What follows belongs to an exercise in optimizing a design on an open flow for small area, a short achievable clock period and few clock cycles per item; a production flow would make more cautious choices. At most, simulation tests tie the RTL to the original design; equivalence was not proved. The series may have gaps, and a smaller design here may also do less where the tests do not look. Function not checked in run 2: the RTL went through the layout flow alone.

## config.mk

```make
export PLATFORM = sky130hd
export DESIGN_NAME = mult_top
export DESIGN_NICKNAME = mult_top
export VERILOG_FILES = /design/flow/design.v
export SDC_FILE = /design/flow/constraint.sdc
export NUM_CORES = 4
export LEC_CHECK = 0
export CAP_MARGIN = 20
export CORE_MARGIN = 2
export CORE_UTILIZATION = 40
export PLACE_DENSITY = 0.6
export SLEW_MARGIN = 20
```

## constraint.sdc

```tcl
create_clock -name core_clock -period 6.5 [get_ports {clock}]
set_input_delay 1.3000 -clock core_clock [delete_from_list [all_inputs] [get_ports {clock}]]
set_output_delay 1.3000 -clock core_clock [all_outputs]
set_load 0.01 [all_outputs]
```

## design.v

```verilog
`timescale 1ns/100ps
typedef logic [31:0]                        DATA;
typedef logic [$clog2(((32) + 32))-1:0]       PHYS_REG_IDX;
typedef logic [4-1:0]           B_MASK;
typedef enum logic [2:0] {
    M_MUL,
    M_MULH,
    M_MULHSU,
    M_MULHU
} MULT_FUNC;
typedef struct packed {
    logic           valid;
    DATA            source_reg_1;
    DATA            source_reg_2;
    PHYS_REG_IDX    dest_reg_idx;
    B_MASK          bm;
    MULT_FUNC       mult_func;
} MULT_PACKET;
typedef struct packed {
    logic            valid;
    logic [63:0]     prev_sum;
    logic [63:0]     mplier;
    logic [63:0]     mcand;
    PHYS_REG_IDX     dest_reg_idx;
    B_MASK           bm;
    MULT_FUNC        func;
} INTERNAL_MULT_PACKET;
typedef struct packed {
    DATA          result;
    PHYS_REG_IDX  completing_reg;
    logic         valid;
} CDB_REG_PACKET;
module mult_stage (
    input logic clock,
    input logic reset, 
    input logic is_last_stage,
    input logic next_stage_free,
    input INTERNAL_MULT_PACKET internal_mult_packet_in,
    input logic b_mm_mispred,
    input B_MASK b_mm_resolve,
    output logic current_stage_free,
    output INTERNAL_MULT_PACKET internal_mult_packet_out
);
    parameter SHIFT = 64/8;
    INTERNAL_MULT_PACKET internal_mult_packet;
    logic [63:0] cur_prev_sum, cur_mplier, cur_mcand;
    assign cur_prev_sum = internal_mult_packet.prev_sum;
    assign cur_mplier   = internal_mult_packet.mplier;
    assign cur_mcand    = internal_mult_packet.mcand;
    always_comb begin
        internal_mult_packet_out.valid        = internal_mult_packet.valid;
        internal_mult_packet_out.prev_sum     = cur_prev_sum + (cur_mplier[SHIFT-1:0] * cur_mcand);
        internal_mult_packet_out.mplier       = {{SHIFT{1'b0}}, cur_mplier[63:SHIFT]};
        internal_mult_packet_out.mcand        = {cur_mcand[63-SHIFT:0], {SHIFT{1'b0}}};
        internal_mult_packet_out.dest_reg_idx = internal_mult_packet.dest_reg_idx;
        internal_mult_packet_out.bm           = internal_mult_packet.bm;
        internal_mult_packet_out.func         = internal_mult_packet.func;
        if (|(b_mm_resolve & internal_mult_packet.bm)) begin
            internal_mult_packet_out.bm = internal_mult_packet_out.bm & ~(b_mm_resolve);
            if (b_mm_mispred) begin
                internal_mult_packet_out = '0;
            end
        end
    end
    assign current_stage_free = next_stage_free || (~internal_mult_packet_out.valid && ~is_last_stage);  
    always_ff @(posedge clock) begin
        if (reset) begin
            internal_mult_packet <= '0;         
        end else if (current_stage_free) begin
            internal_mult_packet <= internal_mult_packet_in;
        end else if (|(b_mm_resolve & internal_mult_packet.bm)) begin
            internal_mult_packet.bm <= internal_mult_packet.bm & ~(b_mm_resolve);
            if (b_mm_mispred) begin
                internal_mult_packet.valid <= 1'b0;
            end
        end
    end
endmodule  
module mult # (
) (
    input logic         clock,
    input logic         reset, 
    input MULT_PACKET   mult_packet_in,
    input logic         cdb_gnt,
    input B_MASK        b_mm_resolve,
    input logic         b_mm_mispred,
    output logic                  fu_free,  
    output logic                  cdb_valid,  
    output CDB_REG_PACKET         mult_result
);
    INTERNAL_MULT_PACKET internal_mult_packet_in, internal_mult_packet_out;
    localparam PW = $bits(internal_mult_packet_in);
    logic [(8-1)*PW-1:0] internal_mult_packets;
    logic [8-2:0] internal_free;
    INTERNAL_MULT_PACKET cdb_req_packet;
    assign cdb_req_packet = internal_mult_packets[(8-2)*PW +: PW];
    assign cdb_valid = cdb_req_packet.valid;
    assign internal_mult_packet_in.valid        = mult_packet_in.valid;
    assign internal_mult_packet_in.prev_sum     = 64'h0;
    assign internal_mult_packet_in.dest_reg_idx = mult_packet_in.dest_reg_idx;
    assign internal_mult_packet_in.bm           = mult_packet_in.bm;
    assign internal_mult_packet_in.func         = mult_packet_in.mult_func;
    DATA         in_rs1, in_rs2;
    logic [63:0] in_mcand, in_mplier;
    assign in_rs1 = mult_packet_in.source_reg_1;
    assign in_rs2 = mult_packet_in.source_reg_2;
    always_comb begin
        case (mult_packet_in.mult_func)
            M_MUL, M_MULH, M_MULHSU: in_mcand = {{(32){in_rs1[31]}}, in_rs1};
            default:                 in_mcand = {32'b0, in_rs1};
        endcase
        case (mult_packet_in.mult_func)
            M_MUL, M_MULH: in_mplier = {{(32){in_rs2[31]}}, in_rs2};
            default:       in_mplier = {32'b0, in_rs2};
        endcase
    end
    assign internal_mult_packet_in.mcand  = in_mcand;
    assign internal_mult_packet_in.mplier = in_mplier;
    logic [8*PW-1:0] stage_in_packets;
    logic [8*PW-1:0] stage_out_packets;
    logic [8-1:0] stage_next_free;
    logic [8-1:0] stage_free;
    assign stage_in_packets  = {internal_mult_packets, internal_mult_packet_in};
    assign {internal_mult_packet_out, internal_mult_packets} = stage_out_packets;
    assign stage_next_free   = {cdb_gnt, internal_free};
    assign {internal_free, fu_free} = stage_free;
    genvar g;
    generate
        for (g = 0; g < 8; g++) begin : mstage
            mult_stage u_stage (
                .clock (clock),
                .reset (reset),
                .is_last_stage ((g == 8-1) ? 1'b1 : 1'b0),
                .next_stage_free (stage_next_free[g]),
                .internal_mult_packet_in (stage_in_packets[g*PW +: PW]),
                .b_mm_mispred (b_mm_mispred),
                .b_mm_resolve (b_mm_resolve),
                .current_stage_free (stage_free[g]),
                .internal_mult_packet_out (stage_out_packets[g*PW +: PW])
            );
        end
    endgenerate
    logic [63:0] out_sum;
    assign out_sum = internal_mult_packet_out.prev_sum;
    assign mult_result.result = (internal_mult_packet_out.func == M_MUL) ? out_sum[31:0] : out_sum[63:32];
    assign mult_result.completing_reg = internal_mult_packet_out.dest_reg_idx;
    assign mult_result.valid = internal_mult_packet_out.valid;
endmodule  
module mult_top (
    input  logic        clock,
    input  logic        reset,
    input  logic        in_valid,
    input  logic [31:0] in_rs1,
    input  logic [31:0] in_rs2,
    input  logic [5:0]  in_dest,
    input  logic [3:0]  in_bm,
    input  logic [2:0]  in_func,
    output logic        fu_free,
    input  logic [3:0]  b_mm_resolve,
    input  logic        b_mm_mispred,
    input  logic        cdb_gnt,
    output logic        out_valid,
    output logic [31:0] out_result,
    output logic [5:0]  out_dest
);
    MULT_PACKET    mult_packet_in;
    CDB_REG_PACKET mult_result;
    logic          cdb_valid_unused;
    assign mult_packet_in.valid        = in_valid;
    assign mult_packet_in.source_reg_1 = in_rs1;
    assign mult_packet_in.source_reg_2 = in_rs2;
    assign mult_packet_in.dest_reg_idx = in_dest;
    assign mult_packet_in.bm           = in_bm;
    assign mult_packet_in.mult_func    = MULT_FUNC'(in_func);
    mult u_mult (
        .clock          (clock),
        .reset          (reset),
        .mult_packet_in (mult_packet_in),
        .cdb_gnt        (cdb_gnt),
        .b_mm_resolve   (b_mm_resolve),
        .b_mm_mispred   (b_mm_mispred),
        .fu_free        (fu_free),
        .cdb_valid      (cdb_valid_unused),
        .mult_result    (mult_result)
    );
    assign out_valid  = mult_result.valid;
    assign out_result = mult_result.result;
    assign out_dest   = mult_result.completing_reg;
endmodule
```

## run.sh

```bash
#!/bin/bash
# synth_recipe.tcl (not shown) runs the flow's synth.tcl, then flattens the netlist and writes it again
# the make line also repeats each setting of config.mk as NAME=value (left out here)
make -C /OpenROAD-flow-scripts/flow DESIGN_CONFIG=/design/flow/config.mk WORK_HOME=/design/flow/orfs CLKGATE_MAP_FILE= SYNTH_SCRIPT=/design/flow/synth_recipe.tcl finish
```

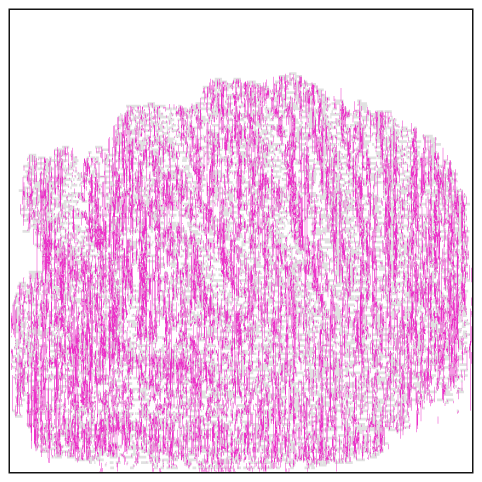
**Above:** run 1 (M2 wires).
Scale: 1 px per µm. Cells faint in the background.
nets with wire on the layer	8979
longest straight run	108 µm
share of all routed wire	47%
main direction	vertical
met2 Usage GRT: 33.1%
DR vias: 60.9k
DRT Wirelength: 206000 µm

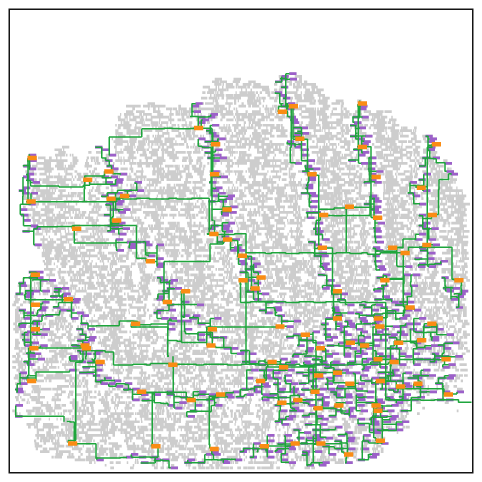
**Above:** run 1 (clock network drawn from the DEF).
Scale: 1 px per µm.
[purple] flip-flops | count: 860
[orange] clock-net drivers | count: 97
[green] clock wires | length: 12400 µm
routed clock nets	98
Worst-Skew Late Latency: 760 ps
Final Skew: 55.1 ps

==> results.cfg, run 1 <==
[status]
outcome = complete, no violations

[drt]
drc = 0
via_per_inst = 5.02
wl_met2_um = 97300
highest_layer = met4
route.met3.wl_um = 6800
drt-initial-drc-count = 3388
met1_length_um = 98000
final_antenna_net_count = 0
wl_per_cell_um = 17.0
drtPass1Iterations = 6

[synthesis]
netlist_instances = 9369
synthArstFlopShare_pct = 0
synth_xor_area_share_pct = 2.89
yosys.area_share.simple_pct = 15.6
synth_top_family_by_area = adder cells
synth.distinct_cells = 74
synthTopCellsByArea = fa_1 33%, dfxtp_1 21%, inv_1 7.5%, and2_1 6.4%, ha_1 5.1%
yosysTopAreaCell = fa_1
synth_ff_type = dfxtp_1
ys_ff_latch = 860
syn_area_um2 = 83900
synthAdderAreaFrac_pct = 38.4
postSynthAreaPerCell_um2 = 8.96
synth_top_cell_area_share_pct = 33.2
synth_edf_count = 0
ys_seq_area_share_pct = 20.5
synth_compound_area_share_pct = 12.7
yosysMostFrequentCell = inv_1
synthMuxAreaShare_pct = 0.0358
synthTopCellsByCount = 1685 x inv_1, 1393 x fa_1, 862 x and2_1
ys_warn_count = 2

[die]
die_area_um2 = 214000
initial_core_util_pct = 40.1
ioPinCount = 126
nWellTaps = 2805
num_rows = 168
core_um2 = 209000

[clocking]
root_buffer = clkbuf_16
cts_sinks = 860
post_cts_buffers = 0
cts_hold_buf = 0
cts_max_level = 3
cts_tree = built
clk_pin_slew_ps = 60
cts_made_buffers = 97
clock_path_buffers = 3
cts_resized = 6

[timing]
min_period_ps = 6190
fin_ws_ps = 311
fmax_ghz = 0.162
slew_viol_final = 0
tightest_slew_ps = 1070
hold_ws_ps = 451
finalSetupViolations = 0
fin_crit_sh_pct = 95.2
rsz0062_at_grt = no
relSlewSlack_pct = 28.5
fin_setup_tns_ps = 0
hold_viol_final = 0

[global_route]
grt_max_degree = 152
overflow = 0
met1_usage_pct = 27.4
antenna_found_initial = 3
grt_pass1_vias = 64100
grt_pass1_wl_um = 343000

[layout]
final-clk-cell-share_pct = 3.70
drive_above_1_share_pct = 4.10
reg_top3 = u_mult.mstage.u_stage.internal_mult_packet x860
fillerInstances = 20300
seq_share_pct = 18.8
largest_class = multi-input gates
area_growth_pct = 9.12
multi_input_area_um2 = 58500
inv_count = 1686
bufAreaShareNonClock_pct = 2.88
largest_reg_flops = 860
multi_input_gates = 6291
seq_area_um2 = 17200
nNonClkBuffers = 288
final_nets = 11000
clock_buffers = 123
multi_input_area_share_pct = 63.9
antennaDiodeCount = 1
regMostFlops = u_mult.mstage.u_stage.internal_mult_packet
flops_and_latches = 860

[setup_path]
path_cells = and2_4 -> fa_1 -> inv_1 -> fa_1 -> inv_1 -> ha_1 -> inv_1 -> fa_1 -> inv_1 -> fa_1 -> a21o_1 -> a21oi_1 -> xnor2_1 -> xnor2_1 -> nand2_1 -> a21oi_2 -> dlygate4sd2_1
cp_top_family = adder cells
worstPathArrival_ps = 4890
end_kind = output port
required_ps = 5200
critPathLaunchType = flop
max_stage_delay_ps = 510
critical_path_class = flop to output port
slowest_stage = fa_1
cp_max_fo = 9
critPathBufInv = 5

[place]
post-place-ws_ps = 128
gp_congestion = 0.876
dp_hpwl_um = 165000

[worst_hold_path]
holdCritPathClass = flop to flop

[run]
drv_cap = 0
Testbench counts for the RTL of run 1, summed over its fixed seeds: cycles 14,910, items 4,800.
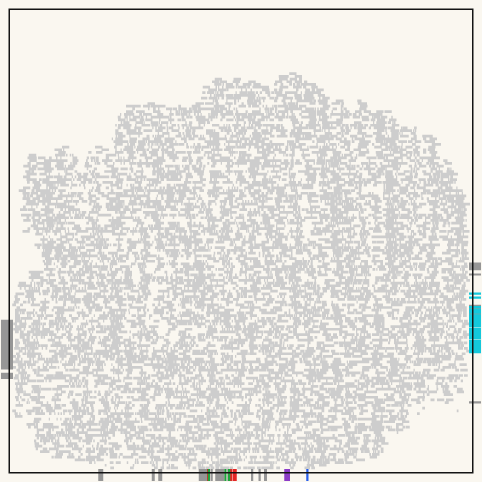
**Above:** run 1 (pin placement).
Scale: 1 px per µm. Pins as bars across the die edge, other pins in gray.
color	port	pins	direction	edge
purple	b_mm_resolve	4	input	bottom
red	in_dest	6	input	bottom
blue	reset	1	input	bottom
cyan	out_result	32	output	right
green	in_func	3	input	bottom
DIE HEIGHT: 462 µm
Die Wd: 462 µm
count of input and output buffers: 125

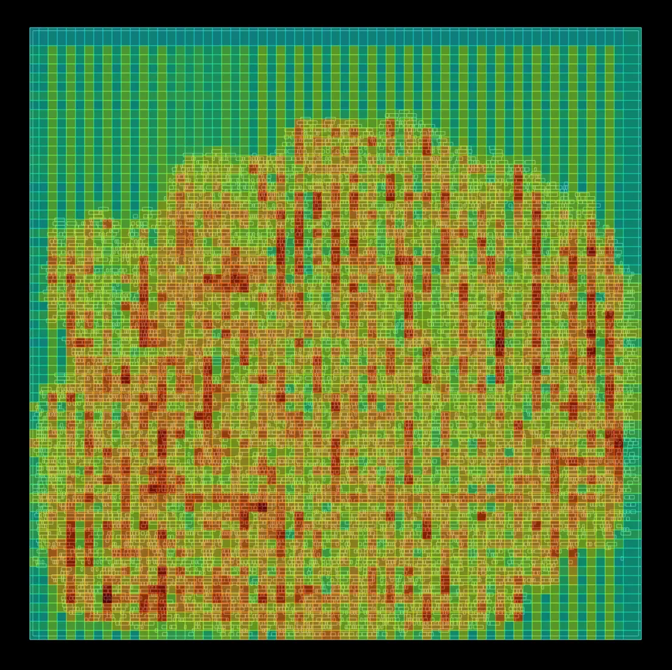
**Above:** run 1 (routing congestion map).
utilization after layout: 43.8%
Total GRT Usage: 19.7%
grt peak-use layer: met2
met3 usage: 2.06%

==> run 1: cells in the final DEF, fill, tap and decap left out, types with 98 or more instances in the layout <==
master           count
inv_1             1685
a21oi_1            508
nand3_1            130
a22oi_1            477
nor2_1             644
fa_1              1393
a21o_1             167
clkdlybuf4s50_1    122
o21ai_0            156
ha_1               345
xnor2_1            190
nand2_1            721
dfxtp_1            853
buf_4              150
and2_1             856
clkbuf_16           98
nor2b_1            103
==> run 1: through the flow <==
| stage | instance area, µm² | std cells |
|---|---|---|
| after global routing | 91600 | 12100 |
| after floorplan | 83900 | 9369 |
| after global placement | 88200 | 11900 |
| final | 91600 | 12100 |
| after CTS | 91600 | 12100 |
| after detailed placement | 88200 | 11900 |
==> run 1: final timing paths <==
check                           startpoint             end  slack, ps  cells past startpoint
worst max-delay path                  flop  out_result[31]        310                     17
worst min-delay path                  flop            flop        450                      2
worst max register to register        flop            flop        430                     18
worst min register to register        flop            flop        450                      2
**Run 1: placement view**

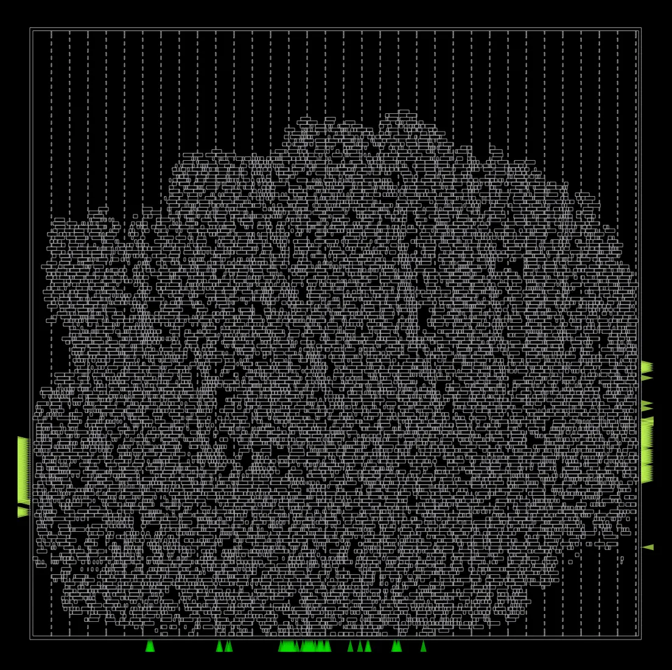

==> run 2: too many edits to list; what changed since run 1 <==
design.v: 189 -> 3585 lines; modules unchanged: 0
  mult_fa: new, 4 lines
  mult_ha: new, 4 lines
  mult_xnor: new, 3 lines
  mult_fac: new, 4 lines
  mult_ao22: new, 3 lines
  mult_bsel: new, 5 lines
  mult_bseln: new, 5 lines
  mult_benc: new, 4 lines
  mult_gpn: new, 4 lines
  mult_gn: new, 3 lines
  mult_gpi: new, 4 lines
  mult_gi: new, 3 lines
  mult_and: new, 3 lines
  mult_pre: new, 2512 lines
  mult_post: new, 984 lines
  mult_top: edited, 41 -> 39 lines
  removed: mult_stage, mult
==> module mult_gpi as of run 2 <==
module mult_gpi (input logic g1, p1, g0, p0, output logic g, p);
    assign g = ~(g1 & (p1 | g0));
    assign p = ~(p1 | p0);
endmodule
==> module mult_fac as of run 2 <==
module mult_fac (input logic a, b, output logic s, co);
    mult_xnor u_x (.a(a), .b(b), .y(s));
    assign co = a | b;
endmodule
==> module mult_gpn as of run 2 <==
module mult_gpn (input logic g1, p1, g0, p0, output logic g, p);
    assign g = ~(g1 | (p1 & g0));
    assign p = ~(p1 & p0);
endmodule
==> module mult_bsel as of run 2 <==
module mult_bsel (input logic one, two, neg, aj, aj1, output logic p);
    logic m;
    mult_ao22 u_m (.a(one), .b(aj), .c(two), .d(aj1), .y(m));
    assign p = m ^ neg;
endmodule
==> module mult_bseln as of run 2 <==
module mult_bseln (input logic one, two, neg, aj, aj1, output logic p);
    logic m;
    mult_ao22 u_m (.a(one), .b(aj), .c(two), .d(aj1), .y(m));
    mult_xnor u_x (.a(m), .b(neg), .y(p));
endmodule
==> module mult_benc as of run 2 <==
module mult_benc (input logic b2, b1, b0, output logic one, two);
    assign one = b1 ^ b0;
    assign two = (b2 & ~b1 & ~b0) | (~b2 & b1 & b0);
endmodule
==> module mult_ao22 as of run 2 <==
module mult_ao22 (input logic a, b, c, d, output logic y);
    assign y = (a & b) | (c & d);
endmodule
==> module mult_gn as of run 2 <==
module mult_gn (input logic g1, p1, g0, output logic g);
    assign g = ~(g1 | (p1 & g0));
endmodule
==> module mult_fa as of run 2 <==
module mult_fa (input logic a, b, ci, output logic s, co);
    assign s  = a ^ b ^ ci;
    assign co = (a & b) | (a & ci) | (b & ci);
endmodule
==> module mult_gi as of run 2 <==
module mult_gi (input logic g1, p1, g0, output logic g);
    assign g = ~(g1 & (p1 | g0));
endmodule
==> module mult_top as of run 2 <==
module mult_top (
    input  logic        clock,
    input  logic        reset,
    input  logic        in_valid,
    input  logic [31:0] in_rs1,
    input  logic [31:0] in_rs2,
    input  logic [5:0]  in_dest,
    input  logic [3:0]  in_bm,
    input  logic [2:0]  in_func,
    output logic        fu_free,
    input  logic [3:0]  b_mm_resolve,
    input  logic        b_mm_mispred,
    input  logic        cdb_gnt,
    output logic        out_valid,
    output logic [31:0] out_result,
    output logic [5:0]  out_dest
);
    logic [120-1:0] t_in, t_q;
    logic                v_q, hi_q, kill;
    logic [3:0]          bm_q;
    mult_pre  u_pre  (.rs1(in_rs1), .rs2(in_rs2), .func(in_func[1:0]), .t(t_in));
    mult_post u_post (.r(t_q), .hi(hi_q), .res(out_result));
    assign kill      = b_mm_mispred & |(b_mm_resolve & bm_q);
    assign fu_free   = ~v_q | cdb_gnt;
    assign out_valid = v_q & ~kill;
    always_ff @(posedge clock) begin
        if (reset)        v_q <= 1'b0;
        else if (fu_free) v_q <= in_valid;
        else if (kill)    v_q <= 1'b0;
        if (fu_free) begin
            bm_q     <= in_bm;
            out_dest <= in_dest;
            hi_q     <= |in_func[1:0];
            t_q      <= t_in;
        end else begin
            bm_q     <= bm_q & ~b_mm_resolve;
        end
    end
endmodule
==> module mult_ha as of run 2 <==
module mult_ha (input logic a, b, output logic s, co);
    assign s  = a ^ b;
    assign co = a & b;
endmodule
==> module mult_xnor as of run 2 <==
module mult_xnor (input logic a, b, output logic y);
    assign y = ~(a ^ b);
endmodule
==> module mult_and as of run 2 <==
module mult_and (input logic a, b, output logic y);
    assign y = a & b;
endmodule
==> flow/run.sh (new file) <==
#!/bin/bash
# The standard layout (standard.sh) with two changes to how it is made:
# the input and output ports get plain buf_2 buffers (buffer_ports would
# otherwise pick a delay cell), and clock-tree synthesis inserts no dummy
# loads.  The full make output goes to standard.log in the work folder.
set -euo pipefail
export BUFFER_PORTS_ARGS="-buffer_cell sky130_fd_sc_hd__buf_2"
export CTS_ARGS="-sink_clustering_enable -repair_clock_nets -dont_use_dummy_load -buf_list {sky130_fd_sc_hd__clkbuf_4 sky130_fd_sc_hd__clkbuf_8}"
bash standard.sh > standard.log 2>&1
==> standard.sh (new file) <==
#!/bin/bash
# synth_recipe.tcl (not shown) runs the flow's synth.tcl, then flattens the netlist and writes it again
# the make line also repeats each setting of config.mk as NAME=value (left out here)
make -C /OpenROAD-flow-scripts/flow DESIGN_CONFIG=/design/flow/config.mk WORK_HOME=/design/flow/orfs CLKGATE_MAP_FILE= SYNTH_SCRIPT=/design/flow/synth_recipe.tcl "${@:-finish}"
--- a/config.mk
+++ b/config.mk
@@ -8,5 +8,10 @@
 export CAP_MARGIN = 20
 export CORE_MARGIN = 2
-export CORE_UTILIZATION = 40
-export PLACE_DENSITY = 0.6
+export CORE_UTILIZATION = 50
+export CTS_BUF_LIST = sky130_fd_sc_hd__clkbuf_4 sky130_fd_sc_hd__clkbuf_8
+export PLACE_DENSITY = 0.65
+export SETUP_SLACK_MARGIN = 1.5
 export SLEW_MARGIN = 20
+export SYNTH_HIERARCHICAL = 1
+export SYNTH_MINIMUM_KEEP_SIZE = 0
+export TNS_END_PERCENT = 0
removed: run.sh
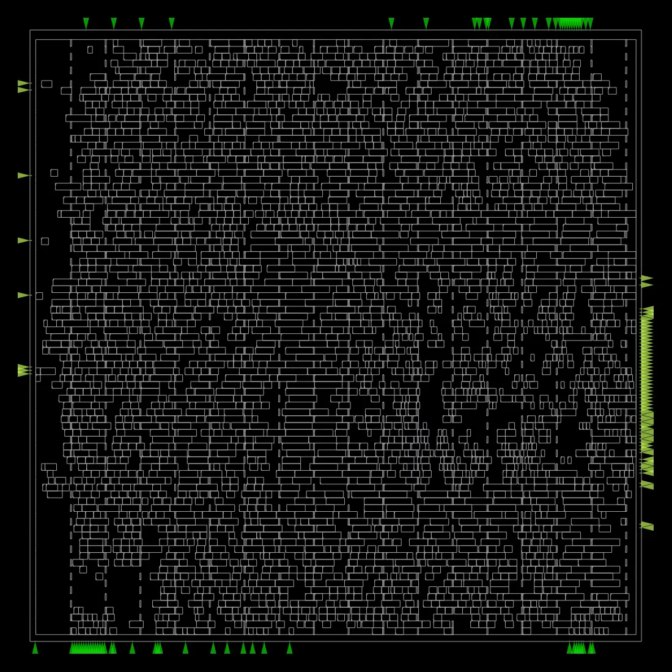
**Above:** run 2 (placement view).
utilization after layout: 59.0%
Seq area share: 11.7%

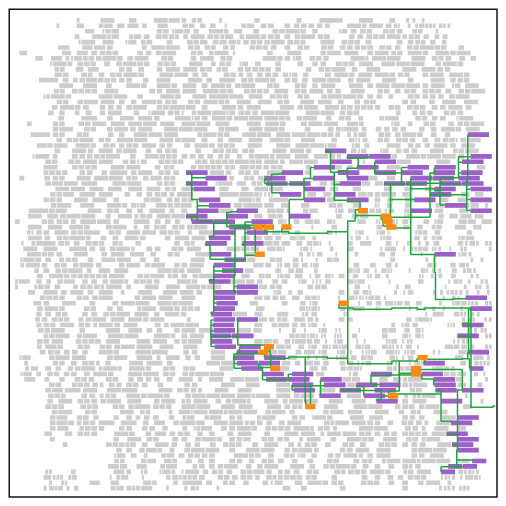
**Above:** run 2 (clock network drawn from the DEF).
Scale: 2 px per µm.
[orange] clock-net drivers | count: 17
[green] clock wires | length: 1750 µm
[purple] flip-flops | count: 132
routed clock nets	18
Worst-Skew Late Latency: 450 ps

==> run 2 against run 1 <==
First-iteration DRC count down 34%. Sequential share of layout area down 7.1 points. Via count down 62%. Synthesized cell count down 74%. Final cell count down 71%. Critical endpoint is now t_q[62]. Largest cell class unchanged. Highest routed layer unchanged.
==> results.cfg, run 2 <==
[setup_path]
slowest_stage = fa_1
critPathLaunchType = primary input
path_cells = buf_6 -> buf_12 -> buf_12 -> o22ai_4 -> buf_8 -> a22o_1 -> xor2_2 -> fa_1 -> fa_1 -> fa_1 -> fa_1 -> fa_1 -> fa_1
worstPathArrival_ps = 5290
cp_max_fo = 9
critPathBufInv = 4
end_kind = flop
cp_top_family = adder cells
required_ps = 6690

[synthesis]
synthTopCellsByCount = 596 x xor2_1, 544 x a22o_1, 476 x fa_1
synth_top_cell_area_share_pct = 33.3
ys_ff_latch = 132
synthArstFlopShare_pct = 0
synth.distinct_cells = 40
yosysTopAreaCell = fa_1
synthTopCellsByArea = fa_1 33%, xor2_1 18%, a22o_1 17%, edfxtp_1 13%, ha_1 4.0%
ys_warn_count = 39
synthAdderAreaFrac_pct = 37.3

[timing]
slew_viol_final = 0
fmax_ghz = 0.196
min_period_ps = 5100
tightest_slew_ps = 929
hold_ws_ps = 486
fin_crit_sh_pct = 78.5
finalSetupViolations = 0
fin_setup_tns_ps = 0
relSlewSlack_pct = 38.0
hold_viol_final = 0
fin_ws_ps = 1400
rsz0062_at_grt = yes
fin_skew_ps = 32.1

[die]
die_area_um2 = 59100
initial_core_util_pct = 50.6
core_um2 = 56500
ioPinCount = 126

[clocking]
cts_hold_buf = 0
clk_pin_slew_ps = 90
cts_max_level = 4
cts_made_buffers = 17
cts_tree = built
clock_path_buffers = 2
root_buffer = clkbuf_8

[layout]
final_cell_mix = 546 x xor2_1, 544 x a22o_1, 442 x fa_1
final_nets = 3472
multi_input_area_um2 = 25500
regMostFlops = t_q
fillerInstances = 4732
area_growth_pct = 16.6
reg_top3 = t_q x120, out_dest x6, bm_q x4
seq_area_um2 = 3910

[global_route]
grt_pass1_wl_um = 148000
antenna_found_initial = 1
top_usage_layer = met2
met1_usage_pct = 46.4
grt_util_all_layers_pct = 32.8

[drt]
highest_layer = met4
drt-initial-drc-count = 2244
via_per_inst = 6.41
vias = 22900
met1_length_um = 42100
route.met3.wl_um = 8720
drc = 0
wl_met2_um = 45300
wl_per_cell_um = 27.8
final_antenna_net_count = 0

[status]
outcome = complete, no violations

[place]
dp_hpwl_um = 75400
place_area_um2 = 31400

[run]
drv_cap = 0

[worst_hold_path]
holdCritPathClass = flop to flop
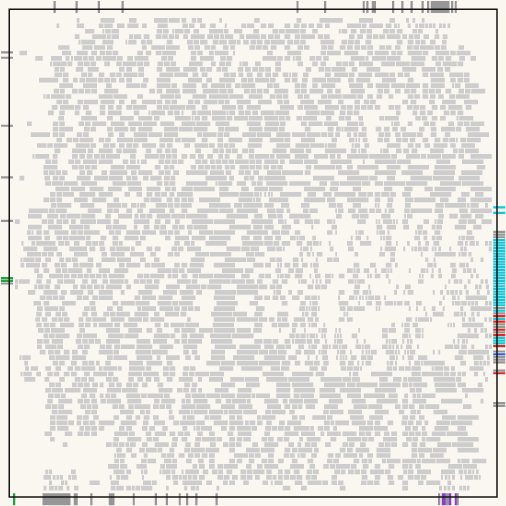
**Above:** run 2 (pin placement).
Scale: 2 px per µm. Pins as bars across the die edge, other pins in gray.
color	port	pins	direction	edge
green	in_func	3	input	2 left, 1 bottom
cyan	out_result	32	output	right
purple	b_mm_resolve	4	input	bottom
blue	reset	1	input	right
red	in_dest	6	input	right
all pins by edge	54 right, 37 bottom, 27 top, 8 left
Die Wd: 243 µm
count of input and output buffers: 124
DIE HEIGHT: 243 µm

## run 2: cell count changes after synthesis, moves of 471 or more
cell      previous run  this run
dfxtp_1            860         5
xor2_1              87       596
a21oi_1            512        14
fa_1              1393       476
and2_1             862        40
inv_1             1685        47
a22o_1              58       544
nand2_1            721       117
clkbuf_1           477         6
nor2_1             651        69
a22oi_1            477         0
## run 2: repair_timing
item / 4_1_cts / 5_1_grt
buffers inserted: 17 / 34
setup endpoints to repair: 80 / 70
pin swaps: 8 / 34
cloned: 1 / 5
gates resized for setup: 57 / 188
## run 2: layout make-up
cell class                 instances  share of cell area [%]
tap                              756                    2.84
sequential                       132                    11.7
multi-input combinational       2304                    76.5
clock buffer                      17                   0.702
inverter                          49                   0.559
timing repair buffer             314                    7.65
## run 2: worst paths after layout
check / from / end / slack [ps] / cells past startpoint
max reg2reg: v_q / t_q[66] / 4160 / 3
max: in_rs2[13] / t_q[62] / 1400 / 13
min: bm_q[0] / bm_q[0] / 490 / 2
min reg2reg: bm_q[0] / bm_q[0] / 490 / 2
## run 2: metrics by stage
step	instances
final	3572
after global placement	3498
after CTS	3533
after floorplan	2492
after detailed placement	3498
after global routing	3572

## what the ideal ports hide
In the flow no input, the clock included, has a driving cell. The finished layouts below were timed again as built, in two steps. Step 1, drivers: a clkbuf_16 drives clock and a buf_2 each remaining input, both assumed. Step 2 adds t to the input delays and takes it off the output delays; t is the mean of the earliest and latest rising clock arrival at the registers after step 1. Input paths then give back, and output paths get back, about the clock's delay inside the block. Three values: ideal, step 1, step 2; two values: the first two.
| run | t (ns) | setup slack, ns | worst setup path at the end | cell pins on the clock port's net |
|---|---|---|---|---|
| run 1 | 0.814 | 0.311 / 0.230 / 0.394 | input to output | 1 |
| run 2 | 0.472 | 1.401 / 1.306 / 0.834 | input to register | 1 |
After both steps setup and hold are still met in every run listed. For run 2, which loses most, drivers alone change the setup slack by -0.095 ns; drivers and shift together by -0.567 ns.
